Context: an optimization exercise on an open-source flow, tuned for small area, a short achievable clock period and few clock cycles per item. The choices shown serve that exercise and are no tape-out recipe. RTL that was checked went through simulation tests only; none was proved equivalent to the original. The series may have gaps, and a smaller design here may also do less where the tests do not look. For runs 1 and 7, only the layout was checked, not whether the RTL still works.

--- flow/design.v: outline only ---
// module filter: 1572 lines
module filter
 #(parameter DWIDTH = 16,
   parameter DDWIDTH = 2*DWIDTH,
	parameter L = 160,
	parameter L_LOG = 8,
	parameter M = 147,
	parameter M_LOG = 8,
	parameter CWIDTH = 4*L,
	parameter J = 4,
	parameter J_LOG = 2)
  (input clk,
   input rst,
	output req_in,
	input ack_in,
	input signed [0:DWIDTH-1] data_in,
	output req_out,
	input ack_out,
	output signed [0:DWIDTH-1] data_out);
  // ...
==> flow/flow/run.sh <==
#!/bin/bash
# The standard layout (standard.sh), with these changes:
#  - synthesis skips the quick ABC pass inside Yosys's synth, so the adder
#    trees reach the full-adder extraction as written (same registers);
#  - timing repair aims below the clock period (larger setup margin).
set -euo pipefail
bash standard.sh SYNTH_ARGS=-noabc SETUP_SLACK_MARGIN=7.0 finish > standard_make.log 2>&1
==> flow/standard.sh <==
#!/bin/bash
# synth_recipe.tcl (not shown) runs the flow's synth.tcl, then flattens the netlist and writes it again
# the make line also repeats each setting of config.mk as NAME=value (left out here)
make -C /OpenROAD-flow-scripts/flow DESIGN_CONFIG=/design/flow/config.mk WORK_HOME=/design/flow/orfs CLKGATE_MAP_FILE= SYNTH_SCRIPT=/design/flow/synth_recipe.tcl "${@:-finish}"
==> flow/config.mk <==
export PLATFORM = sky130hd
export DESIGN_NAME = filter
export DESIGN_NICKNAME = filter
export VERILOG_FILES = /design/flow/design.v
export SDC_FILE = /design/flow/constraint.sdc
export NUM_CORES = 4
export LEC_CHECK = 0
export CAP_MARGIN = 20
export CORE_MARGIN = 2
export CORE_UTILIZATION = 40
export CTS_CLUSTER_DIAMETER = 100
export CTS_CLUSTER_SIZE = 25
export SLEW_MARGIN = 20
export SYNTH_MEMORY_MAX_BITS = 16384
==> flow/constraint.sdc <==
create_clock -name core_clock -period 10.0 [get_ports {clk}]
set_input_delay 2.0000 -clock core_clock [delete_from_list [all_inputs] [get_ports {clk}]]
set_output_delay 2.0000 -clock core_clock [all_outputs]
set_load 0.01 [all_outputs]
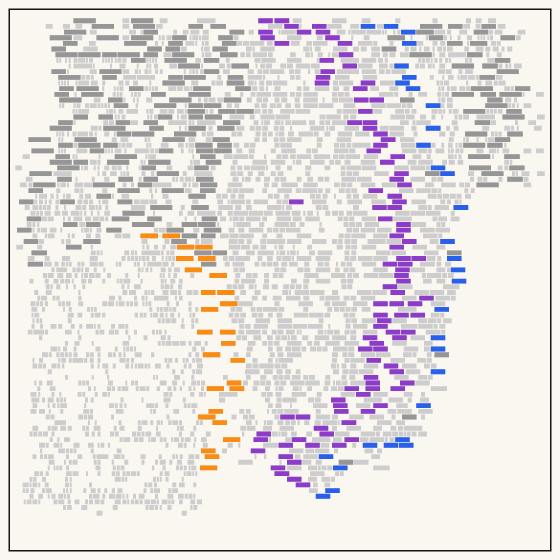
Run 1: sequential cells colored by netlist name
Other sequential cells in the stronger gray, the rest of the logic in the fainter gray.
Blue is `acc`, sequential cells 31, where a vertical strip on the right. Purple is `r1`, sequential cells 105. Orange is `cr`, sequential cells 27.
Another 199 sequential cells are not colored.
register area: 8110 sq um
Layout Utilization: 44.1%

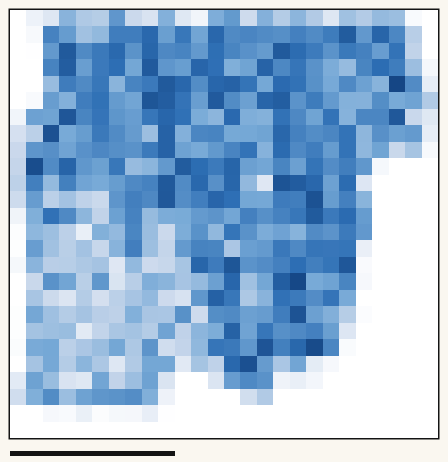
Run 1: cell area per tile
The bar under the picture is 100 microns long. 26 x 26 tiles, from white (low) to dark blue (high), 0 to 100% covered.
The fullest tile reaches 91%. The emptiest ninth of the die: south-east. The mean over all tiles is 41%.
Core Footprint: 64500 sq um
starting density of the core: 40.5%

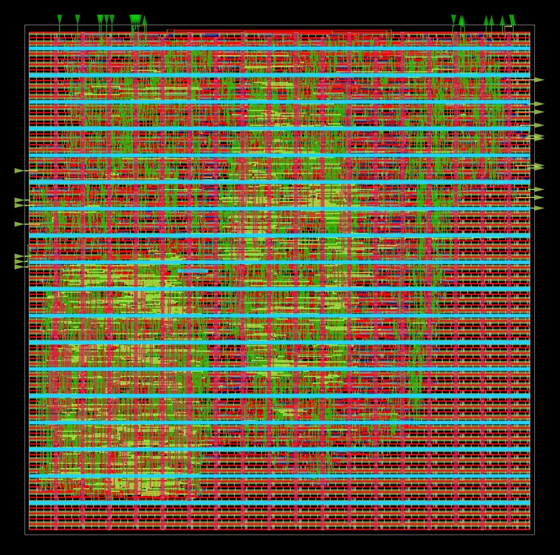
Run 1: top view of the die
I/O Pins: 38
Die Ht: 259 microns
die area: 67300 sq um
WL final: 84000 microns
fin cells: 3462

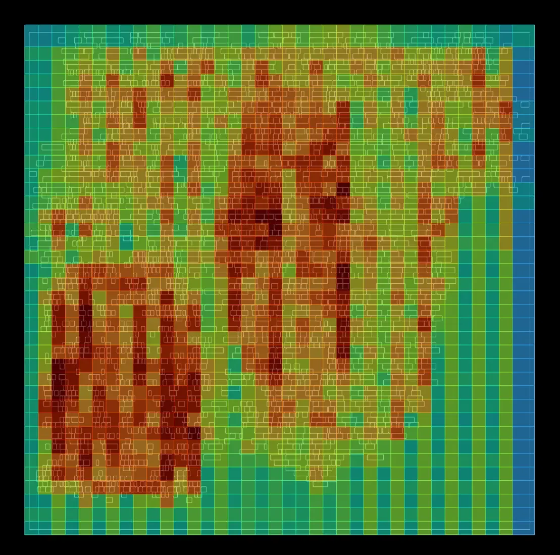
Run 1: routing congestion map
global-route met1 utilization: 32.5%
GRT Util Overall: 24.1%
drt wl/cell: 24.3 microns
GR peak layer: met2
met2 Use GR: 37.4%

==> summary.md, run 1 <==
| Metric | Value |
|---|---|
| Final min period | 3.06 ns |
| Fin. max-slew vios | 0 |
| Post-CTS setup buffers | 14 |
| Post-synth EDFFs | 64 |
| Post-synthesis simple-gate area fraction | between 10% and 20% |
| Compound-Gate Fraction of Synth Area | 19.9% |
| Critical path type | register to primary output |
| Number of synthesized register bits | 362 |
| Clock buffer depth | 3 |
| CTS Sinks | about 360 |
| Number of detailed-route iterations in the first pass | 7 |
| Chip Width | 259 microns |
| Worst path depth | 1 |
| Asr flop ratio synth | 0% |
| I/O Buffers | 37 |
| CTS tree | built |
| Cell Chain, Critical Path | buf_6 |
| Hold depth | 0 |
| Initial DRC count | roughly 2100 |
| WP data required | 8.00 ns |
| Root buf cell | clkbuf_16 |
| Setup violators final | 0 |
| Largest family of logic cells by synthesized area | adder cells |
| RSZ-0062 raised after global routing | yes |
| CP Capture Type | primary output |
| Antenna cells | 0 |
| Tcrit/Tclk final | slightly above 30% |
| Vias | 21098 |
| Cell area after synthesis | 26100 sq um |
| GPL Wtd Cong | slightly below 1 |
| Worst Reg-to-Reg Cells | 7 |
| Slew headroom | 18.5% |
| Mapped Avg Cell Area | ~9.6 sq um |
| Fmax | 327 MHz |
| Max_cap viols | 0 |
| # H-tree levels | 1 |
| Row count | 93 |
| R2R Setup Slk | 7.00 ns |
| Worst stage delay on the critical path | around 0.40 ns |
| CTS Hold Bufs | 0 |
| Max FO, Critical Path | 2 |
| Vias/cell | 6.09 |
| Worst setup SP type | register |
| Family with the most delay on the worst path | flip-flops |
| Area grow syn2layout | 8.77% |
| Max reg flops | ~110 |
| Setup_tns | 0 ns |
| First-pass GRT wire length | around 130000 microns |
| Clk_skew | 0.0295 ns |
| CTS buffer count | 21 |
| Number of global-route vias before repair | 21254 |
| Initial antenna violation count | 1 |
| Fin nets | 2940 |
| Antenna Nets Post-Route | 0 |
| Cts repair resizes | 204 |
| Share of cells above drive strength 1 | 11.5% |
| Worst-Skew Late Latency | 0.55 ns |
| Net Count, Synth | 3060 |
| Clock slew at reported path FFs | 0.10 ns |
| HP Class | register to register |
| Main synth FF type | dfxtp_1 |
| GRT Residual Overflow | 0 |
| Status | complete, no violations |
| Yosys cell types | 74 |
| Hpwl dp | between 50000 and 60000 microns |
| Largest net degree at the start of global routing | 75 |
| Bufs and invs on worst path | 1 |
| Adder-Cell Fraction of Synth Area | 22.6% |
| Critical Path AT | 1.06 ns |
| Synth Instances | 2716 |
| Min Hold Slack | about 0.44 ns |
| DRC | 0 |
| Hold Vio Cnt, Final | 0 |
| Slew @ Worst Pin | 1.22 ns |
| Ys Warns | 1 |
| Xor-xnor portion of the synthesized cell area | around a tenth |
| CP max stage cell | dfxtp_4 |
| Register area share after synthesis | between 30% and 40% |
| Post-synthesis mux area share | 1.66% |
==> run 1: per-layer routing <==
layer / global-route usage (%) / vias to the layer above / routed length (microns)
met1: 32.5 / 10397 / 34600
met2: 37.4 / 1153 / 37600
li1: - / 9256 / -
met5: 0 / - / 13
met3: 4.61 / 290 / 7550
met4: 11.1 / 2 / 4310
==> run 1: metrics by stage <==
step	util, %	setup WS [ns]	cell area, sq um	instances
floorplan	-	6.98	26100	2716
global placement	41.6	6.15	26800	3385
detailed placement	41.6	6.09	26800	3385
CTS	43.3	6.91	27900	3435
global route	44.1	6.90	28400	3462
finish	44.1	6.94	28400	3462
==> run 1: Yosys cell counts (57+ instances only) <==
library cell | number | area share, %
dfxtp_1 | 298 | 23
fa_1 | 246 | 19
nand2_1 | 234 | 3.4
xnor2_1 | 220 | 7.4
a22oi_1 | 213 | 6.1
clkbuf_1 | 209 | 3.0
a21oi_1 | 152 | 2.9
o21ai_0 | 137 | 2.6
nor2_1 | 100 | 1.4
ha_1 | 78 | 3.7
xor2_1 | 72 | 2.4
edfxtp_1 | 64 | 7.4
inv_1 | 60 | 0.86
and2_1 | 57 | 1.4
==> run 1: area by class of cell <==
type | instances | area, sq um
repair inverters | 1 | 6.26
clock inverters | 7 | 128
multi-input cells | 2023 | 17100
clock buffers | 27 | 548
repair buffers | 125 | 1180
well taps | 855 | 1070
flip-flops and latches | 362 | 8110
inverters | 62 | 259
fillers | 6193 | 36100
==> run 1: placed cells by master, fill, tap and decap left out, types with 20 or more instances in the layout <==
cell	n
fa_1	239
nand2_1	233
xnor2_1	217
dfxtp_1	216
a22oi_1	206
a21oi_1	151
o21ai_0	137
nor2_1	97
ha_1	78
xor2_1	72
buf_4	69
edfxtp_1	64
and2_1	56
inv_1	55
dfxtp_4	46
dfxtp_2	36
nand3_1	35
nand2b_1	33
mux2i_1	32
a21o_1	30
buf_6	29
nor2b_1	28
nor3_1	27
a31oi_1	25
and3_1	22
clkbuf_16	22
o22ai_1	20
Run 1, signal wires on met1:
Supply wires on this layer in gray.
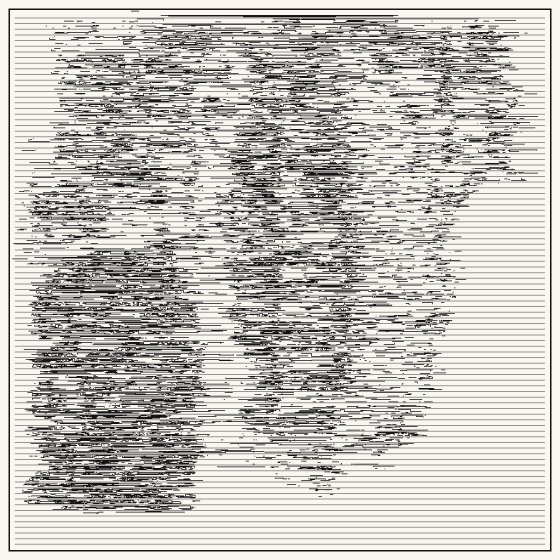

--- run 2: outline of the changes from run 1 ---
flow/design.v: 1573 -> 1269 lines; modules unchanged: 0
  filter: edited, 1572 -> 1268 lines
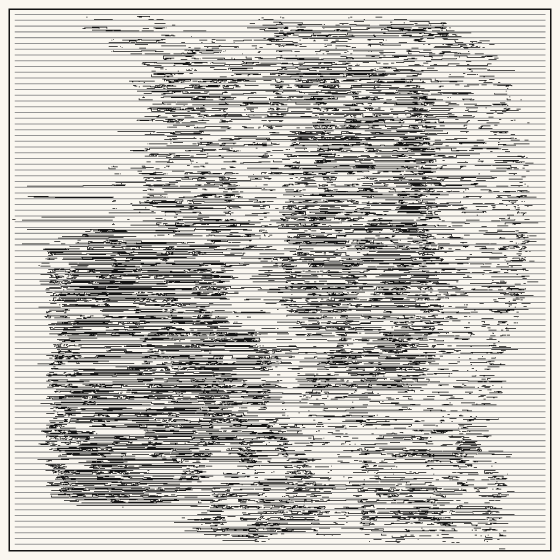
Run 2: signal wires on met1
Supply wires on this layer in gray.
The layer carries 35.8 mm of wire. The layer holds 43% of the routed length. The longest straight run is 62.1 microns. The wires run mostly horizontal. 2605 nets have wire on it.
Vias: 19799
global-route met1 utilization: 35.6%
WL final: 83500 microns

==> summary.md, run 2 <==
| Metric | Value |
|---|---|
| Fmax | about 330 MHz |
| Area grow syn2layout | 8.90% |
| Yosys cell types | 74 |
| Row count | between 90 and 100 |
| Register area share after synthesis | 31.9% |
| Bufs and invs on worst path | 1 |
| Top post-synthesis cells by area | dfxtp_1 24%, fa_1 20%, xnor2_1 7.9%, edfxtp_1 7.6%, a22oi_1 6.6% |
| Number of detailed-route iterations in the first pass | 6 |
| Die area | 65100 sq um |
| # H-tree levels | 1 |
| Cell Chain, Critical Path | buf_6 |
| Setup_tns | 0 ns |
| Worst path depth | 1 |
| Slew @ Worst Pin | 1.10 ns |
| Starting density of the core | between 40 and 50% |
| Critical path type | register to primary output |
| CTS tree | built |
| Hold depth | 0 |
| I/O Pins | 38 |
| Final min period | approximately 3.0 ns |
| Cell area after synthesis | 25200 sq um |
| Commonest non-fill, non-tap cells in the layout | 260 x nand2_1, 240 x fa_1, 226 x xnor2_1, 225 x dfxtp_1, 212 x a22oi_1 |
| Worst-Skew Late Latency | 0.57 ns |
| Root buf cell | clkbuf_16 |
| Max_cap viols | 0 |
| CTS Sinks | 370 |
| WP data required | around 8.0 ns |
| Fin nets | 2809 |
| Max FO, Critical Path | 3 |
| Ys Warns | 1 |
| CTS buffer count | 20 |
| Clock buffer depth | 3 |
| Worst stage delay on the critical path | 0.37 ns |
| HP Class | register to register |
| Asr flop ratio synth | 0% |
| Number of global-route vias before repair | just over 20000 |
| Clock slew at reported path FFs | approximately 0.10 ns |
| Worst setup SP type | register |
| CP max stage cell | dfxtp_4 |
| Tcrit/Tclk final | 30.4% |
| Net Count, Synth | a little under 3000 |
| Most common cell in the synthesized netlist | dfxtp_1 |
| Initial antenna violation count | 3 |
| Vias/cell | 5.96 |
| Max reg flops | 105 |
| Critical Path AT | ~1.0 ns |
| CTS Hold Bufs | 0 |
| DRC | 0 |
| Synth Instances | 2554 |
| Number of synthesized register bits | 370 |
| Mapped Avg Cell Area | ~9.9 sq um |
| Family with the most delay on the worst path | flip-flops |
| CP Capture Type | primary output |
| Largest net degree at the start of global routing | between 50 and 60 |
| GPL Wtd Cong | between 0.9 and 1 |
| Hpwl dp | between 50000 and 60000 microns |
| Min Hold Slack | 0.432 ns |
| RSZ-0062 raised after global routing | yes |
| Commonest non-fill, non-tap cell in the layout | nand2_1 |
| Synth top cells by count | 306 x dfxtp_1, 264 x nand2_1, 246 x fa_1 |
| Main synth FF type | dfxtp_1 |
| First-pass GRT wire length | 126000 microns |
| Placed instance count | 3254 |
| Initial DRC count | 2308 |
| R2R Setup Slk | 7.00 ns |
| Clk_skew | 0.0472 ns |
| Slew headroom | 25.7% |
| Post-synth EDFFs | 64 |
| GRT Residual Overflow | 0 |
| Yosys top cell area share | about a quarter |
| Fill cells | 6016 |
| GRT Util Overall | approximately 26% |
| Core Footprint | between 60000 and 70000 sq um |
| Share of cells above drive strength 1 | a little under an eighth |
| Worst Reg-to-Reg Cells | 5 |
| Setup violators final | 0 |
| Fin. max-slew vios | 0 |
| Hold Vio Cnt, Final | 0 |
| Antenna Nets Post-Route | 0 |
| Drt wl/cell | 25.1 microns |
| Status | complete, no violations |
| Yosys top cell by area | dfxtp_1 |
| Antenna cells | 0 |
| Fin cells | 3324 |
Testbench counts for the RTL of run 2, summed over its fixed seeds: cycles 10,280, items 5,120.
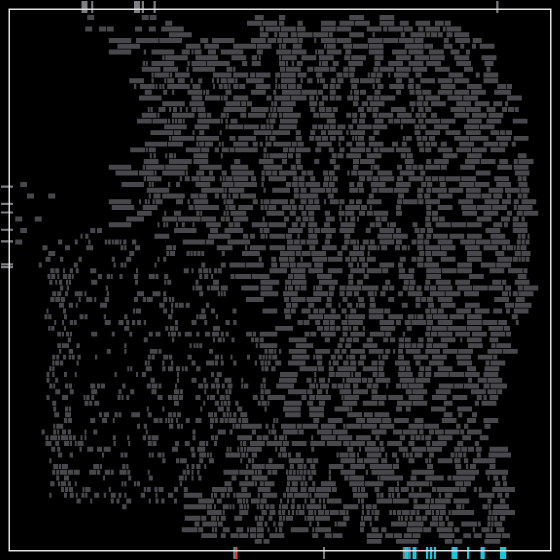
Run 2: pin placement
Pins as bars across the die edge, other pins in gray.
Red is `req_in`, pins 1, direction output, edge south. Cyan is `data_out`, pins 16, direction output, edge south.
Die Ht: 255 microns
I/O Buffers: 37
Chip Width: 255 microns

==> run 2: cell types whose count changed in the layout (fill, tap and decap cells not counted), moves of 17 or more <==
cell	previous run	this run
a221oi_1	18	0
nand2_1	233	260
inv_1	55	72
o21ai_0	137	109
a21oi_1	151	78
nand3_1	35	61
nor2b_1	28	11
==> run 2: what timing repair did <==
item,4_1_cts,5_1_grt
cloned,1,1
gates resized for setup,202,66
setup buffers,10,23
pin swaps,0,11
hold endpoints to repair,0,0
endpoints found under the setup margin,107,84
==> run 2: layout make-up <==
type                    count  area [sq um]  area share (%)
inverters                  84           332            1.21
flip-flops and latches    370          8250            30.0
clock inverters             5          80.1           0.291
well taps                 846          1060            3.85
repair buffers            115          1070            3.88
multi-input cells        1873         16100            58.7
repair inverters            1          7.51          0.0273
clock buffers              30           558            2.03
==> run 2: cells by family (layout without fill, tap and decap cells) <==
group / after synthesis / count (layout) / synth area share (%)
AOI/OAI and AO/OA: 621 / 621 / 17.0
and+or+nand+nor: 599 / 599 / 11.2
DFF: 370 / 370 / 31.9
adders and majority gates: 324 / 324 / 23.4
buffers and inverters: 311 / 235 / 4.82
xor gates and xnor gates: 291 / 291 / 10.1
muxes: 38 / 38 / 1.59
==> run 2: metal layers <==
metal / global-route usage, % / wire, microns / vias to the layer above
met4: 11.1 / 3840 / 4
met5: 0 / 23 / -
met3: 3.55 / 6460 / 221
li1: - / - / 8697
met1: 35.6 / 35800 / 9881
met2: 39.8 / 37400 / 996
==> run 2: metrics by stage <==
stage / instance area [sq um] / setup slack, ns / util (%)
3_3_place_gp: 26100 / 6.34 / 41.6
2_1_floorplan: 25300 / 6.98 / -
6_report: 27500 / 6.96 / 43.8
4_1_cts: 27100 / 6.88 / 43.2
3_5_place_dp: 26100 / 6.28 / 41.6
5_1_grt: 27500 / 6.93 / 43.8
Run 2, cell area per tile:
The bar under the picture is 100 microns long. 26 x 26 tiles, from white (low) to dark blue (high), 0 to 100% covered.
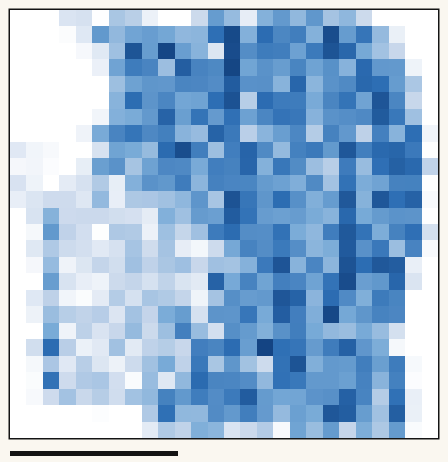

==> inputs of run 3 (changes only) <==
==> flow/flow/run.sh (replaced) <==
#!/bin/bash
# The standard layout (standard.sh), with these changes:
#  - synthesis skips the quick ABC pass inside Yosys's synth, so the adder
#    trees reach the full-adder extraction as written (same registers);
#  - timing repair aims below the clock period (larger setup margin).
set -euo pipefail
bash standard.sh SYNTH_ARGS=-noabc SETUP_SLACK_MARGIN=6.95 finish > standard_make.log 2>&1
--- a/flow/config.mk
+++ b/flow/config.mk
@@ -10,5 +10,6 @@
 export CORE_UTILIZATION = 40
 export CTS_CLUSTER_DIAMETER = 100
 export CTS_CLUSTER_SIZE = 25
+export PLACE_DENSITY = 0.7
 export SLEW_MARGIN = 20
 export SYNTH_MEMORY_MAX_BITS = 16384
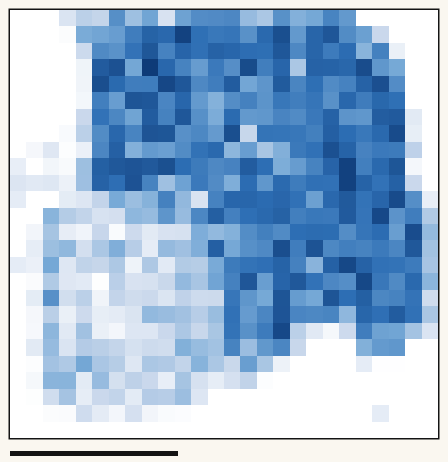
Run 3: cell area per tile
The bar under the picture is 100 microns long. 26 x 26 tiles, from white (low) to dark blue (high), 0 to 100% covered.
23% of the tiles are nearly empty. 16% of the tiles are over 75% full. The emptiest ninth of the die: south-west.
Layout Utilization: 43.2%
starting density of the core: 40.2%
Core Footprint: 62700 sq um

==> summary.md, run 3 <==
| Metric | Value |
|---|---|
| Status | complete, no violations |
| Max_cap viols | 0 |
| Critical path type | register to register |
| Fin. max-slew vios | 0 |
| CP Capture Type | register |
| Fin nets | 2789 |
| Largest net degree at the start of global routing | 56 |
| Place WS | 6.01 ns |
| Ys Warns | 1 |
| RSZ-0062 raised after global routing | yes |
| WL final | about 85000 microns |
| Yosys top cell area share | around 24% |
| Chip Width | 255 microns |
| Max FO, Critical Path | 34 |
| Fill cells | 5905 |
| GPL Wtd Cong | 1.01 |
| Worst setup SP type | register |
| Worst path depth | 6 |
| Fmax | 324 MHz |
| Top post-synthesis cells by area | dfxtp_1 24%, fa_1 20%, xnor2_1 7.9%, edfxtp_1 7.6%, a22oi_1 6.6% |
| Area grow syn2layout | 7.53% |
| Final min period | 3.09 ns |
| Bufs and invs on worst path | 1 |
| Commonest non-fill, non-tap cells in the layout | 264 x nand2_1, 244 x fa_1, 225 x xnor2_1, 222 x a22oi_1, 218 x dfxtp_1 |
| Clk_skew | 0.0164 ns |
| Post-synth EDFFs | 64 |
| Register area share after synthesis | 31.9% |
| CTS Sinks | 370 |
| Yosys cell types | 74 |
| Setup ws final | 6.91 ns |
| Tcrit/Tclk final | between 30% and 40% |
| Hold Vio Cnt, Final | 0 |
| Synth Instances | 2554 |
| CP max stage cell | o21ai_0 |
| Number of detailed-route iterations in the first pass | 9 |
| Most common cell in the synthesized netlist | dfxtp_1 |
| # H-tree levels | 1 |
| Cell area after synthesis | 25200 sq um |
| Number of global-route vias before repair | 20038 |
| CTS tree | built |
| Main synth FF type | dfxtp_1 |
| Critical Path AT | 3.48 ns |
| Slew @ Worst Pin | 1.11 ns |
| Family with the most delay on the worst path | compound AO/OA/AOI/OAI gates |
| DRC | 0 |
| Clock buffer depth | 3 |
| Hold depth | 0 |
| Clock slew at reported path FFs | 0.11 ns |
| Initial DRC count | 2578 |
| Worst-Skew Late Latency | around 0.55 ns |
| Asr flop ratio synth | 0% |
| HP Class | register to register |
| Commonest non-fill, non-tap cell in the layout | nand2_1 |
| GRT Residual Overflow | 0 |
| Setup_tns | 0 ns |
| Number of synthesized register bits | 370 |
| GRT Util Overall | about a quarter |
| Mapped Avg Cell Area | 9.88 sq um |
| Synth top cells by count | 306 x dfxtp_1, 264 x nand2_1, 246 x fa_1 |
| Slew headroom | 25.4% |
| Cell Chain, Critical Path | buf_4, o21ai_0, nand2_1, o21ai_0, a31oi_1, or4_1 |
| Worst Reg-to-Reg Cells | 6 |
| Initial antenna violation count | 3 |
| CTS buffer count | 20 |
| Die Ht | 255 microns |
| First-pass GRT wire length | roughly 130000 microns |
| I/O Buffers | 37 |
| R2R Setup Slk | 6.91 ns |
| Worst stage delay on the critical path | 0.93 ns |
| Vias | 20092 |
| Hpwl dp | around 60000 microns |
| Area after DPL | 26000 sq um |
| Drt wl/cell | 25.8 microns |
| Root buf cell | clkbuf_16 |
| Min Hold Slack | ~0.43 ns |
| Vias/cell | around 6.1 |
| Yosys top cell by area | dfxtp_1 |
| Die area | 65100 sq um |
| Share of cells above drive strength 1 | 10.1% |
| WP data required | between 10 and 15 ns |
| Antenna Nets Post-Route | 0 |
| CP most frequent cell | o21ai_0 |
| I/O Pins | 38 |
| Net Count, Synth | about 2900 |
| Max reg flops | 105 |
| Setup violators final | 0 |
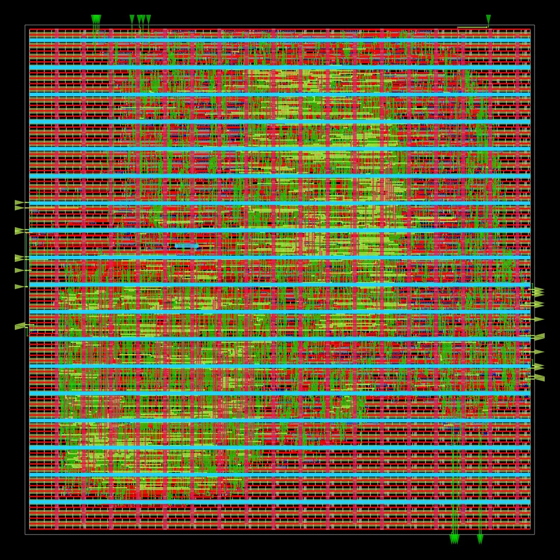
Run 3: top view of the die
Final Cell Area: 27100 sq um
row count: 92
fin cells: 3305

-- run 3: timing repair --
item / 4_1_cts / 5_1_grt
gates cloned: 0 / 1
gates resized for setup: 183 / 39
setup endpoints to repair: 124 / 41
pin swaps: 0 / 1
setup buffers: 14 / 8
hold buffers: 0 / 0
-- run 3: routing by layer --
metal | wire (microns) | vias up | global-route usage [%]
met3 | 8460 | 257 | 5.42
met2 | 37700 | 1190 | 39.9
met1 | 35400 | 9995 | 35.2
met5 | 10 | - | 0
li1 | - | 8648 | -
met4 | 3710 | 2 | 10.1
-- run 3: worst reg2reg max path, stage by stage (launching register included) --
cell     delay (ns)
dfxtp_2        0.32
buf_4          0.25
o21ai_0        0.97
nand2_1        0.28
o21ai_0        0.39
a31oi_1        0.17
or4_1          0.55
-- run 3: area by class of cell --
class                           count  area [sq um]  share of cell area, %
Multi-Input combinational cell   1873         16000                   59.1
Clock inverter                      5          61.3                  0.226
Inverter                           84           332                   1.22
Tap cell                          846          1060                   3.90
Antenna cell                        1          2.50                0.00922
Sequential cell                   370          8230                   30.3
Clock buffer                       30           569                   2.10
Timing Repair Buffer               96           836                   3.08
-- run 3: cells by family (layout without fill, tap and decap cells) --
family                   Yosys count  in the layout  synth area share [%]
AO/OA/AOI/OAI                    621            621                  17.0
AND/OR/NAND/NOR                  599            599                  11.2
flip-flops                       370            370                  31.9
adder cells (fa/ha/maj)          324            324                  23.4
buffers and inverters            311            215                  4.82
XOR/XNOR                         291            291                  10.1
multiplexers                      38             38                  1.59
other                              0              1                     0
-- run 3: through the flow --
stage               util (%)  cells
global route            43.2   3304
floorplan                  -   2554
global placement        41.5   3246
finish                  43.2   3305
CTS                     42.9   3295
detailed placement      41.5   3246
Run 3, pin placement:
Pins as bars across the die edge, other pins in gray.
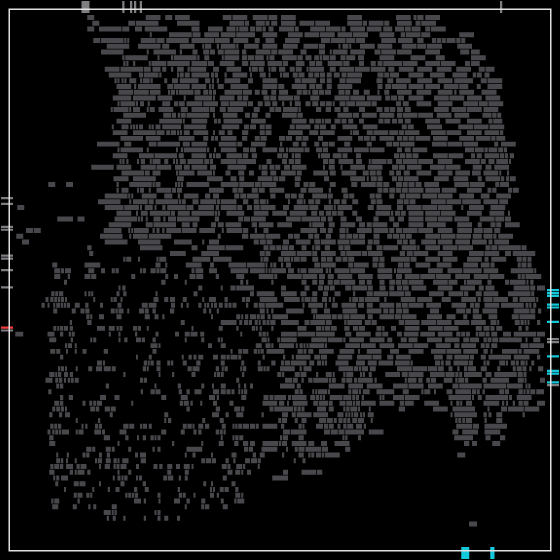

==> inputs of run 4 (changes only) <==
--- a/flow/config.mk
+++ b/flow/config.mk
@@ -10,6 +10,5 @@
 export CORE_UTILIZATION = 40
 export CTS_CLUSTER_DIAMETER = 100
 export CTS_CLUSTER_SIZE = 25
-export PLACE_DENSITY = 0.7
 export SLEW_MARGIN = 20
 export SYNTH_MEMORY_MAX_BITS = 16384
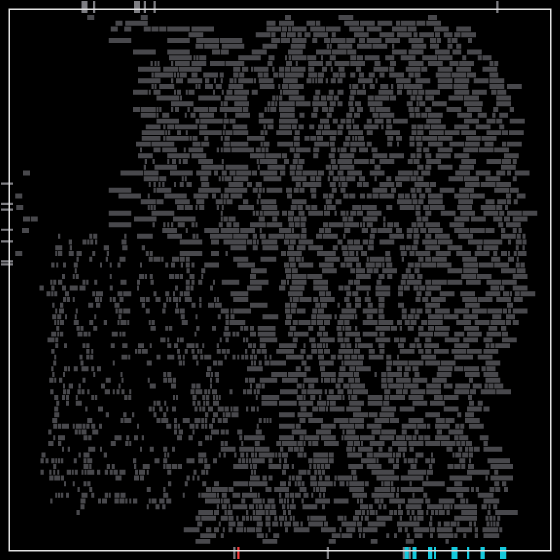
Run 4: pin placement
Pins as bars across the die edge, other pins in gray.
Cyan is `data_out`, pins 16, direction output, edge south. Red is `req_in`, pins 1, direction output, edge south.
All pins by edge: 21 south, 10 north, 7 west.

==> summary.md, run 4 <==
| Metric | Value |
|---|---|
| Final min period | ~3 ns |
| Initial antenna violation count | 6 |
| Bufs and invs on worst path | 1 |
| Max reg flops | approximately 110 |
| Main synth FF type | dfxtp_1 |
| CP Capture Type | primary output |
| Hold Vio Cnt, Final | 0 |
| Clock buffer depth | 3 |
| M3 GR Usage | 3.43% |
| Clk_skew | 0.0316 ns |
| Number of global-route vias before repair | 19749 |
| Worst-Skew Late Latency | 0.55 ns |
| Worst stage delay on the critical path | approximately 0.38 ns |
| Post-synth EDFFs | 64 |
| Commonest non-fill, non-tap cell in the layout | nand2_1 |
| Setup violators final | 0 |
| Worst Reg-to-Reg Cells | 6 |
| Hold depth | 0 |
| HP Class | register to register |
| Cell Chain, Critical Path | clkbuf_2 |
| Vias | 19666 |
| GRT Residual Overflow | 0 |
| DRC | 0 |
| CTS Sinks | 370 |
| Family with the most delay on the worst path | flip-flops |
| Tcrit/Tclk final | 30.5% |
| Asr flop ratio synth | 0% |
| Synth Instances | 2554 |
| Hpwl dp | 58700 microns |
| # H-tree levels | 1 |
| I/O Pins | 38 |
| Share of cells above drive strength 1 | 9.45% |
| Synth top cells by count | 306 x dfxtp_1, 264 x nand2_1, 246 x fa_1 |
| Number of synthesized register bits | 370 |
| CTS tree | built |
| Fin. max-slew vios | 0 |
| Chip Width | 255 microns |
| Area grow syn2layout | 6.98% |
| Max FO, Critical Path | 6 |
| Row count | 92 |
| Yosys top cell by area | dfxtp_1 |
| Register area share after synthesis | a little under a third |
| GRT Util Overall | about a quarter |
| Register area | 8190 sq um |
| I/O Buffers | 37 |
| Starting density of the core | 40.2% |
| Slew @ Worst Pin | 1.04 ns |
| Core Footprint | 62700 sq um |
| Worst setup SP type | register |
| Area of the multi-input gates | 16000 sq um |
| CTS Hold Bufs | 0 |
| GR peak layer | met2 |
| Drt wl/cell | 24.8 microns |
| Die Ht | 255 microns |
| Initial DRC count | 2356 |
| RSZ-0062 raised after global routing | yes |
| Largest net degree at the start of global routing | 72 |
| Status | complete, no violations |
| R2R Setup Slk | around 7 ns |
| Most common cell in the synthesized netlist | dfxtp_1 |
| Fin nets | ~2800 |
| WP data required | approximately 8 ns |
| Max_cap viols | 0 |
| Worst path depth | 1 |
| Number of detailed-route iterations in the first pass | 7 |
| Antenna Nets Post-Route | 0 |
| Top post-synthesis cells by area | dfxtp_1 24%, fa_1 20%, xnor2_1 7.9%, edfxtp_1 7.6%, a22oi_1 6.6% |
| Fill cells | 6013 |
| GPL Wtd Cong | 0.969 |
| Fmax | 328 MHz |
| Global-route met1 utilization | 34.6% |
| First-pass GRT wire length | 124000 microns |
| Root buf cell | clkbuf_16 |
| Setup_tns | 0 ns |
| Cell area after synthesis | 25200 sq um |
| Vias/cell | 5.95 |
| Net Count, Synth | about 2900 |
| Clock slew at reported path FFs | approximately 0.1 ns |
| Slew headroom | between 20% and 30% |
| CP max stage cell | dfxtp_4 |
| Mapped Avg Cell Area | 9.88 sq um |
| CTS buffer count | 19 |
| Critical path type | register to primary output |
| Met2 Use GR | 39.4% |
| Yosys cell types | 74 |
| Yosys top cell area share | between 20% and 30% |
| Ys Warns | 1 |
| Commonest non-fill, non-tap cells in the layout | 263 x nand2_1, 246 x fa_1, 233 x dfxtp_1, 226 x xnor2_1, 220 x a22oi_1 |
| Critical Path AT | 1.05 ns |
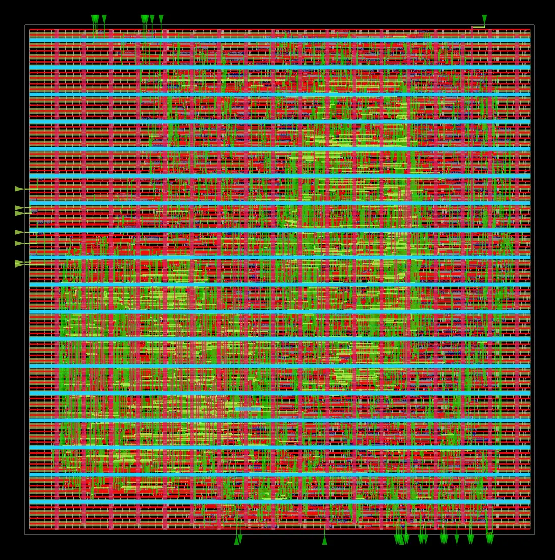
Run 4: top view of the die
die area: 65100 sq um
Layout Utilization: 43.0%
WL final: 81900 microns

## run 4: area by class of cell
cell class,count,area share [%]
Antenna cell,3,0.0278
Clock buffer,27,1.95
Clock inverter,4,0.148
Inverter,84,1.23
Multi-Input combinational cell,1873,59.5
Sequential cell,370,30.4
Tap cell,846,3.92
Timing Repair Buffer,96,2.91
## run 4: per-layer routing
layer | vias to the layer above | share of wire, %
met2 | 1027 | 45
met4 | 2 | 4.4
li1 | 8627 | -
met1 | 9786 | 43
met3 | 224 | 7.8
met5 | - | 0.013
## run 4: cell families after synthesis
| family | after synthesis | share of synthesized area, % |
|---|---|---|
| compound gates | 621 | 17.0 |
| simple gates | 599 | 11.2 |
| flops | 370 | 31.9 |
| fa+ha+maj | 324 | 23.4 |
| buf+inv | 311 | 4.82 |
| xor+xnor | 291 | 10.1 |
| mux | 38 | 1.59 |
## run 4: stage by stage
stage          instances  hold slack, ns  cell area (sq um)  util [%]  setup slack (ns)
3_5_place_dp        3255           0.409              26100      41.6              6.31
3_3_place_gp        3255           0.407              26100      41.6              6.34
6_report            3303           0.435              27000      43.0              6.95
2_1_floorplan       2554           0.401              25300         -              6.91
4_1_cts             3296           0.436              26800      42.8              6.80
5_1_grt             3302           0.442              27000      43.0              6.90
## run 4: timing repair
action	4_1_cts	5_1_grt
resized for setup	156	41
setup buffers	10	4
endpoints found under the setup margin	100	34
pin swaps	0	1
cloned	0	0
Run 4, routing congestion map:
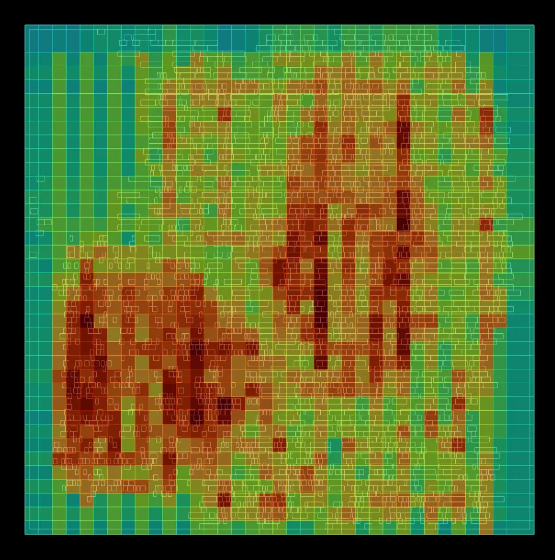

==> inputs of run 5 (changes only) <==
--- a/flow/config.mk
+++ b/flow/config.mk
@@ -8,7 +8,7 @@
 export CAP_MARGIN = 20
 export CORE_MARGIN = 2
 export CORE_UTILIZATION = 40
-export CTS_CLUSTER_DIAMETER = 100
-export CTS_CLUSTER_SIZE = 25
+export CTS_CLUSTER_DIAMETER = 80
+export CTS_CLUSTER_SIZE = 20
 export SLEW_MARGIN = 20
 export SYNTH_MEMORY_MAX_BITS = 16384
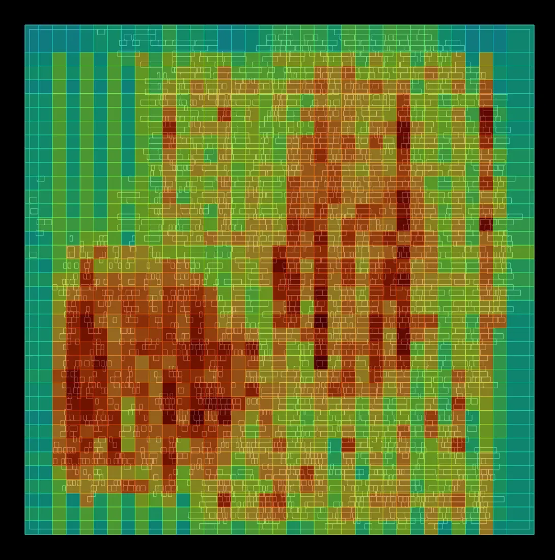
Run 5: routing congestion map
Layout Utilization: 43.4%
M3 GR Usage: 3.64%
GRT Util Overall: 25.1%
global-route met1 utilization: 34.7%
met2 Use GR: 39.5%

==> summary.md, run 5 <==
| Metric | Value |
|---|---|
| Slew headroom | 27.2% |
| Final min period | about 3.1 ns |
| GPL Wtd Cong | about 0.97 |
| Clk_skew | approximately 0.042 ns |
| Core Footprint | 62700 sq um |
| Worst path depth | 6 |
| Initial DRC count | 2348 |
| Fin nets | 2796 |
| Yosys top cell area share | 24.3% |
| Vias | a little under 20000 |
| Critical path type | register to register |
| Synth Instances | 2554 |
| Fill cells | 5993 |
| Fin cells | 3316 |
| Fin. max-slew vios | 0 |
| CP most frequent cell | fa_1 |
| Worst Reg-to-Reg Cells | 6 |
| Hold depth | 0 |
| Root buf cell | clkbuf_16 |
| Max reg flops | 105 |
| Row count | 92 |
| Placed instance count | 3255 |
| Max_cap viols | 0 |
| # H-tree levels | 1 |
| I/O Buffers | 37 |
| Most common cell in the synthesized netlist | dfxtp_1 |
| Slew @ Worst Pin | about 1.1 ns |
| Main synth FF type | dfxtp_1 |
| Status | complete, no violations |
| Largest net degree at the start of global routing | 72 |
| Area after DPL | 26100 sq um |
| I/O Pins | 38 |
| Fmax | about 320 MHz |
| Yosys cell types | 74 |
| Setup violators final | 0 |
| Register area | approximately 8000 sq um |
| Die Ht | around 260 microns |
| Yosys top cell by area | dfxtp_1 |
| Worst-Skew Late Latency | 0.58 ns |
| HP Class | register to register |
| Synth top cells by count | 306 x dfxtp_1, 264 x nand2_1, 246 x fa_1 |
| Number of detailed-route iterations in the first pass | 8 |
| Die area | between 60000 and 70000 sq um |
| First-pass GRT wire length | 125000 microns |
| RSZ-0062 raised after global routing | yes |
| Setup_tns | 0 ns |
| CP Capture Type | register |
| Critical Path AT | 3.54 ns |
| Clock buffer depth | 3 |
| Drt wl/cell | 24.8 microns |
| Commonest non-fill, non-tap cells in the layout | 263 x nand2_1, 246 x fa_1, 234 x dfxtp_1, 226 x xnor2_1, 220 x a22oi_1 |
| Net Count, Synth | 2898 |
| Tcrit/Tclk final | 30.9% |
| Vias/cell | 5.92 |
| Top post-synthesis cells by area | dfxtp_1 24%, fa_1 20%, xnor2_1 7.9%, edfxtp_1 7.6%, a22oi_1 6.6% |
| Clock slew at reported path FFs | ~0.080 ns |
| Area of the multi-input gates | about 16000 sq um |
| WL final | 82100 microns |
| Share of cells above drive strength 1 | 9.69% |
| GRT Residual Overflow | 0 |
| Antenna Nets Post-Route | 0 |
| Starting density of the core | between 40% and 50% |
| Cell Chain, Critical Path | a22oi_1, xnor2_2, fa_1, fa_1, fa_1, fa_1 |
| CTS Sinks | 370 |
| Hpwl dp | 58700 microns |
| Max FO, Critical Path | 12 |
| Asr flop ratio synth | 0% |
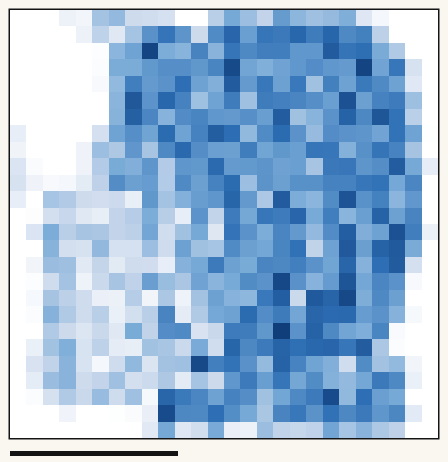
Run 5: cell area per tile
The bar under the picture is 100 microns long. 26 x 26 tiles, from white (low) to dark blue (high), 0 to 100% covered.
The mean over all tiles is 40%. 8.7% of the tiles are over 75% full. The fullest tile reaches 94%. 17% of the tiles are nearly empty.

run 5: kinds of logic after synthesis:
group / synth area share, %
buf+inv: 4.82
flops: 31.9
xor+xnor: 10.1
simple gates: 11.2
mux: 1.59
compound gates: 17.0
fa+ha+maj: 23.4
run 5: worst reg2reg max path, delay by kind of cell (launching register included):
kind | cells | cell delay (ns)
xor gates and xnor gates | 1 | 0.18
AOI/OAI and AO/OA | 1 | 0.41
adders and majority gates | 4 | 1.97
DFF | 1 | 0.41
run 5: area by class of cell:
type,instances,share of cell area (%)
Antenna cell,4,0.0368
Tap cell,846,3.89
Sequential cell,370,30.1
Multi-Input combinational cell,1873,58.9
Inverter,84,1.22
Clock buffer,34,2.42
Timing Repair Buffer,99,3.15
Clock inverter,6,0.271
run 5: repair_timing:
action | 4_1_cts | 5_1_grt
hold buffers | 0 | 0
setup buffers | 13 | 4
pin swaps | 0 | 0
endpoints found under the setup margin | 99 | 40
resized for setup | 159 | 38
run 5: through the flow:
stage | hold slack [ns] | setup slack (ns)
CTS | 0.432 | 6.85
floorplan | 0.401 | 6.91
finish | 0.427 | 6.91
global placement | 0.407 | 6.34
detailed placement | 0.409 | 6.31
global route | 0.441 | 6.89
run 5: per-layer routing:
| metal | share of wire [%] | GRT usage, % | vias to the layer above | wire (microns) |
|---|---|---|---|---|
| met5 | 0.016 | 0 | - | 13 |
| met4 | 4.2 | 10.6 | 2 | 3490 |
| met3 | 7.6 | 3.64 | 217 | 6260 |
| met2 | 45 | 39.5 | 1038 | 37100 |
| met1 | 43 | 34.7 | 9714 | 35200 |
| li1 | - | - | 8656 | - |
Run 5, sequential cells colored by netlist name:
Other sequential cells in the stronger gray, the rest of the logic in the fainter gray.
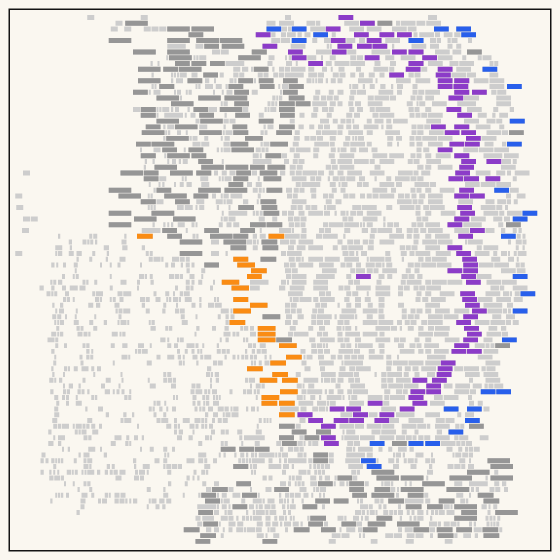

==> inputs of run 6 (changes only) <==
==> flow/flow/run.sh (replaced) <==
#!/bin/bash
# The standard layout (standard.sh), with these changes:
#  - synthesis skips the quick ABC pass inside Yosys's synth, so the adder
#    trees reach the full-adder extraction as written (same registers);
#  - timing repair aims below the clock period (larger setup margin).
set -euo pipefail
bash standard.sh SYNTH_ARGS=-noabc SETUP_SLACK_MARGIN=6.9 finish > standard_make.log 2>&1
--- a/flow/config.mk
+++ b/flow/config.mk
@@ -8,7 +8,7 @@
 export CAP_MARGIN = 20
 export CORE_MARGIN = 2
 export CORE_UTILIZATION = 40
-export CTS_CLUSTER_DIAMETER = 80
-export CTS_CLUSTER_SIZE = 20
+export CTS_CLUSTER_DIAMETER = 100
+export CTS_CLUSTER_SIZE = 25
 export SLEW_MARGIN = 20
 export SYNTH_MEMORY_MAX_BITS = 16384
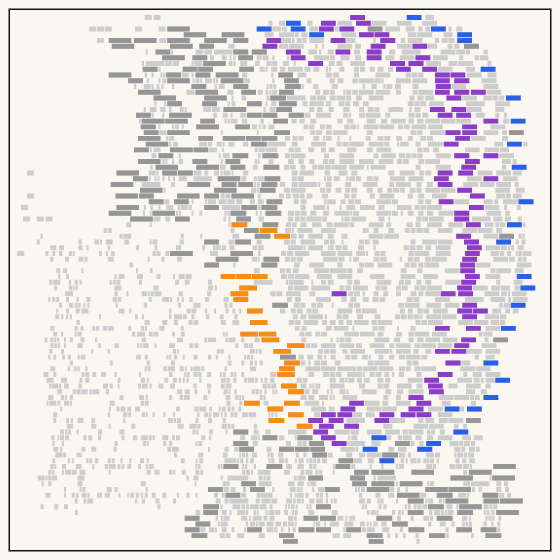
Run 6: sequential cells colored by netlist name
Other sequential cells in the stronger gray, the rest of the logic in the fainter gray.
Purple is `r1`, sequential cells 105. Orange is `cr`, sequential cells 27. Blue is `acc`, sequential cells 31.
register area: 8160 sq um
Layout Utilization: 42.9%
fraction of area in registers: 30.4%

==> summary.md, run 6 <==
| Metric | Value |
|---|---|
| Largest family of logic cells by synthesized area | adder cells |
| Starting density of the core | 40.2% |
| Cell area after synthesis | about 25000 sq um |
| Tcrit/Tclk final | a little under a third |
| CP Capture Type | register |
| Critical path type | register to register |
| CTS buffer count | 19 |
| Xor-xnor portion of the synthesized cell area | 10.1% |
| Worst setup SP type | register |
| Setup violators final | 0 |
| RSZ-0062 raised after global routing | yes |
| Adder-Cell Fraction of Synth Area | a little under a quarter |
| Worst-Skew Late Latency | 0.55 ns |
| Ys Warns | 1 |
| Net Count, Synth | 2898 |
| Fin. max-slew vios | 0 |
| R2R Setup Slk | 6.91 ns |
| Post-synthesis simple-gate area fraction | 11.2% |
| Synth top cells by count | 306 x dfxtp_1, 264 x nand2_1, 246 x fa_1 |
| Yosys top cell by area | dfxtp_1 |
| Antenna cells | 0 |
| Asr flop ratio synth | 0% |
| GRT Util Overall | 25.1% |
| Yosys cell types | 74 |
| Place WS | 6.32 ns |
| Fmax | ~320 MHz |
| Drt wl/cell | 25.0 microns |
| GPL Wtd Cong | 0.966 |
| Status | complete, no violations |
| Initial antenna violation count | 0 |
| Commonest non-fill, non-tap cell in the layout | nand2_1 |
| Area grow syn2layout | 6.62% |
| Fill cells | 6103 |
| Commonest non-fill, non-tap cells in the layout | 262 x nand2_1, 245 x fa_1, 235 x dfxtp_1, 228 x xnor2_1, 221 x a22oi_1 |
| I/O Buffers | 37 |
| Clk_skew | 0.0272 ns |
| # H-tree levels | 1 |
| Initial DRC count | 2198 |
| GRT Residual Overflow | 0 |
| I/O Pins | 38 |
| Core Footprint | approximately 63000 sq um |
| Slew headroom | approximately a third |
| Compound-Gate Fraction of Synth Area | between 10% and 20% |
| CTS Sinks | 370 |
| Number of global-route vias before repair | just under 20000 |
| Die area | 65100 sq um |
| DRC | 0 |
| Main synth FF type | dfxtp_1 |
| Antenna Nets Post-Route | 0 |
| Hold depth | 0 |
| Largest net degree at the start of global routing | slightly above 70 |
| HP Class | register to register |
| Root buf cell | clkbuf_16 |
| Max_cap viols | 0 |
| First-pass GRT wire length | ~120000 microns |
| Chip Width | 255 microns |
| Mapped Avg Cell Area | 9.88 sq um |
| Max FO, Critical Path | 48 |
| CTS tree | built |
| Vias/cell | between 5 and 6 |
| Fin nets | between 2000 and 3000 |
| Row count | 92 |
| Worst Reg-to-Reg Cells | 7 |
| Number of detailed-route iterations in the first pass | 9 |
| Top post-synthesis cells by area | dfxtp_1 24%, fa_1 20%, xnor2_1 7.9%, edfxtp_1 7.6%, a22oi_1 6.6% |
| Hold Vio Cnt, Final | 0 |
| Yosys top cell area share | between 20% and 30% |
| Final min period | between 3 and 4 ns |
| Setup_tns | 0 ns |
| Setup ws final | 6.91 ns |
| Register area share after synthesis | 31.9% |
| Clock slew at reported path FFs | 0.09 ns |
| Critical Path AT | 3.50 ns |
| Die Ht | 255 microns |
| Most common cell in the synthesized netlist | dfxtp_1 |
| CTS Hold Bufs | 0 |
| Slew @ Worst Pin | just over 1 ns |
| Number of synthesized register bits | between 300 and 400 |
| Post-synth EDFFs | 64 |
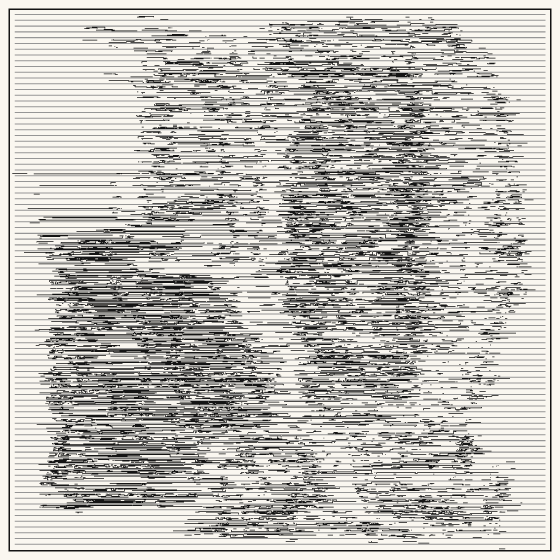
Run 6: signal wires on met1
Supply wires on this layer in gray.
The layer holds 43% of the routed length. The longest straight run is 57.0 microns. The layer carries 35.5 mm of wire.
global-route met1 utilization: 35.1%
WL final: 82500 microns
Vias: 19698

[run 6: cell counts after synthesis]
No cell type changed its count.
[run 6: area by class of cell]
class / count / area [sq um] / area share (%)
timing repair buffer: 97 / 776 / 2.88
multi-input combinational: 1873 / 16000 / 59.6
sequential: 370 / 8160 / 30.4
tap: 846 / 1060 / 3.94
clock buffer: 25 / 498 / 1.85
clock inverter: 4 / 45.0 / 0.167
inverter: 84 / 329 / 1.22
[run 6: critical path, cell delays in order (launching register included)]
cell and delay (ns):
dfxtp_1 0.31, buf_4 0.28, or2_2 0.57, nor2_2 0.50, o21ai_0 0.18, a222oi_1 0.38, a21boi_0 0.15, or4_1 0.58
[run 6: cells by family (layout without fill, tap and decap cells)]
kind of cell / Yosys count / in the layout
xor+xnor: 291 / 291
flops: 370 / 370
buf+inv: 311 / 210
mux: 38 / 38
fa+ha+maj: 324 / 324
compound gates: 621 / 621
simple gates: 599 / 599
[run 6: per-layer routing]
metal / part of all wire [%] / vias up / wire length (microns) / track usage [%]
li1: - / 8642 / - / -
met1: 43 / 9875 / 35500 / 35.1
met2: 45 / 984 / 37100 / 39.2
met3: 7.9 / 197 / 6520 / 3.84
met4: 4.2 / 0 / 3430 / 9.82
met5: 0 / - / 0 / 0
[run 6: stage by stage]
stage                     cell area, sq um  cells  utilization, %  hold slack, ns
after CTS                            26800   3293            42.7           0.436
after global placement               26100   3256            41.6           0.408
final                                26900   3299            42.9           0.436
after global routing                 26900   3299            42.9           0.442
after detailed placement             26100   3256            41.6           0.413
after floorplan                      25200   2554               -           0.401
[run 6: what timing repair did]
action                     4_1_cts  5_1_grt
resized for setup              144       33
gates cloned                     0        1
pin swaps                        0        1
setup endpoints to repair       95       55
setup buffers                    8        5
Run 6, routing congestion map:
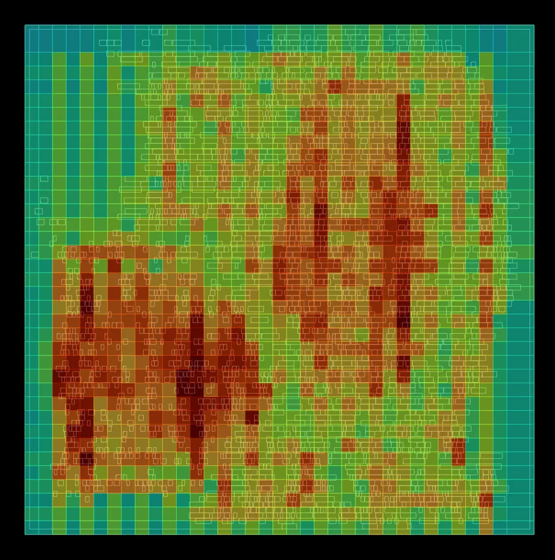

--- run 7: outline of the changes from run 6 ---
flow/design.v: 1269 -> 1262 lines; modules unchanged: 0
  filter: edited, 1268 -> 1261 lines
--- a/flow/flow/run.sh
+++ b/flow/flow/run.sh
@@ -5,3 +5,3 @@
 #  - timing repair aims below the clock period (larger setup margin).
 set -euo pipefail
-bash standard.sh SYNTH_ARGS=-noabc SETUP_SLACK_MARGIN=6.9 finish > standard_make.log 2>&1
+bash standard.sh SYNTH_ARGS=-noabc SETUP_SLACK_MARGIN=6.95 finish > standard_make.log 2>&1
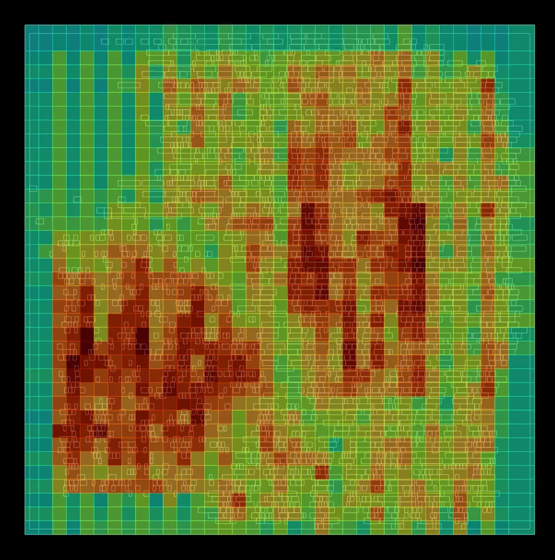
Run 7: routing congestion map
drt wl/cell: 25.1 microns
M3 GR Usage: 4.03%

==> summary.md, run 7 <==
| Metric | Value |
|---|---|
| Main synth FF type | dfxtp_1 |
| GRT Util Overall | around 26% |
| Status | complete, no violations |
| Critical path type | register to register |
| Slew @ Worst Pin | 0.972 ns |
| CTS buffer count | 19 |
| Number of global-route vias before repair | between 20000 and 25000 |
| First-pass GRT wire length | roughly 130000 microns |
| CTS tree | built |
| # H-tree levels | 1 |
| Placed instance count | 3270 |
| Tcrit/Tclk final | 31.6% |
| Number of synthesized register bits | between 300 and 400 |
| Fin. max-slew vios | 0 |
| Worst-Skew Late Latency | about 0.55 ns |
| Top post-synthesis cells by area | dfxtp_1 24%, fa_1 19%, xnor2_1 7.9%, edfxtp_1 7.7%, a22oi_1 6.2% |
| GPL Wtd Cong | 1.01 |
| Synth top cells by count | 304 x dfxtp_1, 295 x nand2_1, 240 x fa_1 |
| Antenna Nets Post-Route | 0 |
| Vias | 19975 |
| Setup_tns | 0 ns |
| HP Class | register to register |
| Number of detailed-route iterations in the first pass | 9 |
| Max_cap viols | 0 |
| CTS Sinks | 368 |
| Fin nets | 2835 |
| Fmax | around 320 MHz |
| Commonest non-fill, non-tap cell in the layout | nand2_1 |
| Net Count, Synth | 2926 |
| Asr flop ratio synth | 0% |
| Worst Reg-to-Reg Cells | 8 |
| CTS Hold Bufs | 0 |
| Yosys top cell by area | dfxtp_1 |
| Worst setup SP type | register |
| Max reg flops | ~110 |
| Die area | 64800 sq um |
| DRC | 0 |
| Starting density of the core | 40.6% |
| Final min period | approximately 3.2 ns |
| Initial DRC count | 2659 |
| CP Capture Type | register |
| Mapped Avg Cell Area | 9.69 sq um |
| I/O Pins | 38 |
| Layout Utilization | 44.0% |
| Area grow syn2layout | 8.33% |
| Hpwl dp | 59500 microns |
| Register area share after synthesis | 31.9% |
| RSZ-0062 raised after global routing | yes |
| Fill cells | 5910 |
| Yosys top cell area share | 24.3% |
| Clk_skew | 0.0333 ns |
| Fin cells | roughly 3300 |
| Setup violators final | 0 |
| Clock slew at reported path FFs | 0.10 ns |
| Post-synth EDFFs | 64 |
| Hold Vio Cnt, Final | 0 |
| Largest net degree at the start of global routing | 63 |
| Cell Chain, Critical Path | buf_4, or2_2, and2_1, nor2_1, o21ai_0, a222oi_1, o21ai_0, a21o_1 |
| Worst stage delay on the critical path | 0.46 ns |
| WP data required | about 10 ns |
| Root buf cell | clkbuf_16 |
| WL final | between 80000 and 90000 microns |
| Hold depth | 0 |
| Max FO, Critical Path | 25 |
| Most common cell in the synthesized netlist | dfxtp_1 |
| Slew headroom | between 30% and 40% |
| CP max stage cell | a222oi_1 |
| Ys Warns | 1 |
| Cell area after synthesis | 25100 sq um |
| Area after DPL | ~26000 sq um |
| CP most frequent cell | o21ai_0 |
| R2R Setup Slk | about 6.8 ns |
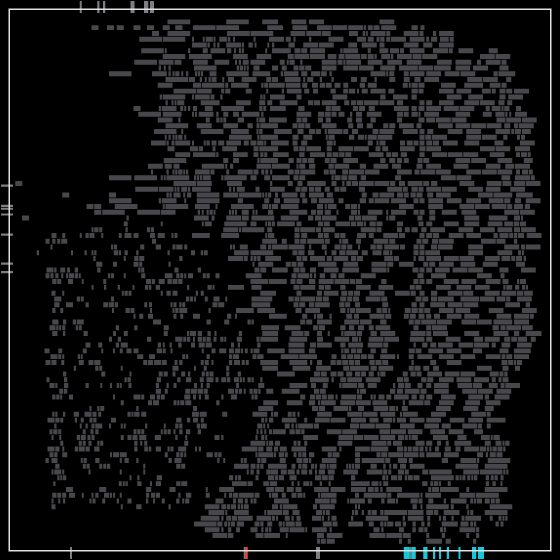
Run 7: pin placement
Pins as bars across the die edge, other pins in gray.
Cyan is `data_out`, pins 16, direction output, edge south. Red is `req_in`, pins 1, direction output, edge south.
Die Ht: 254 microns
Chip Width: 254 microns

run 7: final cells by class:
type                    instances  area, sq um  area share, %
inverters                      84          330           1.22
repair buffers                120          976           3.59
flip-flops and latches        368         8200           30.2
clock buffers                  28          529           1.95
multi-input cells            1905        16100           59.1
clock inverters                 3         45.0          0.166
well taps                     837         1050           3.85
run 7: metrics by stage:
stage | hold slack, ns | worst slack [ns]
2_1_floorplan | 0.404 | 6.91
3_3_place_gp | 0.408 | 6.24
3_5_place_dp | 0.412 | 6.19
4_1_cts | 0.436 | 6.85
5_1_grt | 0.447 | 6.83
6_report | 0.435 | 6.84
run 7: repair_timing:
action / 4_1_cts / 5_1_grt
setup endpoints to repair: 99 / 53
pin swaps: 9 / 29
buffers inserted: 15 / 28
gates cloned: 0 / 1
gates resized for setup: 169 / 79
run 7: layer usage:
metal / track usage, % / part of all wire, %
met2: 40.5 / 45
met5: 0 / 0.016
met1: 35.3 / 42
met3: 4.03 / 7.9
met4: 11.3 / 5.1
run 7: cells by family after synthesis:
| family | synth area share, % |
|---|---|
| AOI/OAI and AO/OA | 16.9 |
| xor gates and xnor gates | 10.4 |
| adders and majority gates | 23.0 |
| buffers and inverters | 4.89 |
| DFF | 31.9 |
| muxes | 0.957 |
| and+or+nand+nor | 11.8 |
run 7: critical path: cells and delay by family (launching register included):
family,cells,cell delay (ns)
AOI/OAI and AO/OA,4,1.24
buffers and inverters,1,0.24
DFF,1,0.31
and+or+nand+nor,3,1.19

==> screenshots <==
Sequential cells colored by netlist name.
Other sequential cells in the stronger gray, the rest of the logic in the fainter gray.
shot_01.png
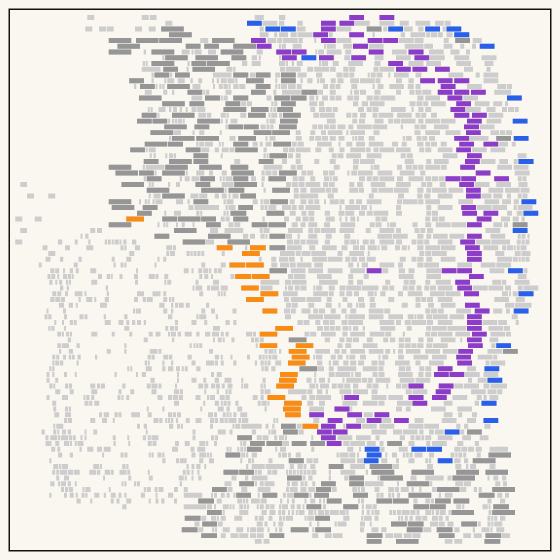
shot_02.png
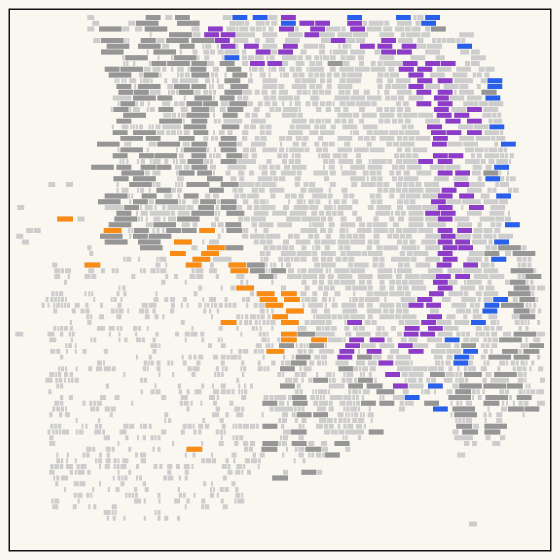
- shot_02.png = run 3
- shot_01.png = run 2

Key to shot_02.png:
Blue is `acc`, sequential cells 31. Orange is `cr`, sequential cells 27, where center. Purple is `r1`, sequential cells 105.

-- port drivers added, routing unchanged --
The flow's constraints put no driver on any port. The routed layouts listed below were extracted and timed again, unchanged, in two steps. Step 1 (the two cells are an assumption about what drives the block):
set clk [get_ports {clk}]
set_driving_cell -lib_cell sky130_fd_sc_hd__clkbuf_16 $clk
set_driving_cell -lib_cell sky130_fd_sc_hd__buf_2 [delete_from_list [all_inputs] $clk]
Step 2 also shifts input and output timing later by t, the mid clock arrival at the registers, as if the neighbouring blocks saw the same clock. Three values: ideal, step 1, step 2; two values: the first two.
| run | t (ns) | setup slack, ns | hold slack, ns | clock arrival spread, ns | worst data-port slew with drivers (ns) |
|---|---|---|---|---|---|
| run 1 | 0.599 | 6.939 / 6.879 / 6.506 | 0.437 / 0.437 / 0.437 | 0.033 / 0.034 | 0.07 |
| run 2 | 0.605 | 6.962 / 6.903 / 6.478 | 0.432 / 0.432 / 0.432 | 0.053 / 0.053 | 0.04 |
| run 3 | 0.600 | 6.914 / 6.882 / 6.450 | 0.429 / 0.429 / 0.429 | 0.016 / 0.016 | 0.05 |
| run 4 | 0.596 | 6.947 / 6.890 / 6.487 | 0.435 / 0.435 / 0.435 | 0.032 / 0.032 | 0.05 |
| run 5 | 0.617 | 6.913 / 6.913 / 6.439 | 0.427 / 0.427 / 0.427 | 0.042 / 0.042 | 0.05 |
| run 6 | 0.599 | 6.908 / 6.899 / 6.444 | 0.436 / 0.436 / 0.436 | 0.028 / 0.027 | 0.04 |
| run 7 | 0.597 | 6.838 / 6.838 / 6.571 | 0.435 / 0.435 / 0.435 | 0.035 / 0.035 | 0.06 |
After both steps setup and hold are still met in every run listed. The setup slack of run 2, which loses most, moves by -0.059 ns with the drivers and by -0.484 ns with both steps.
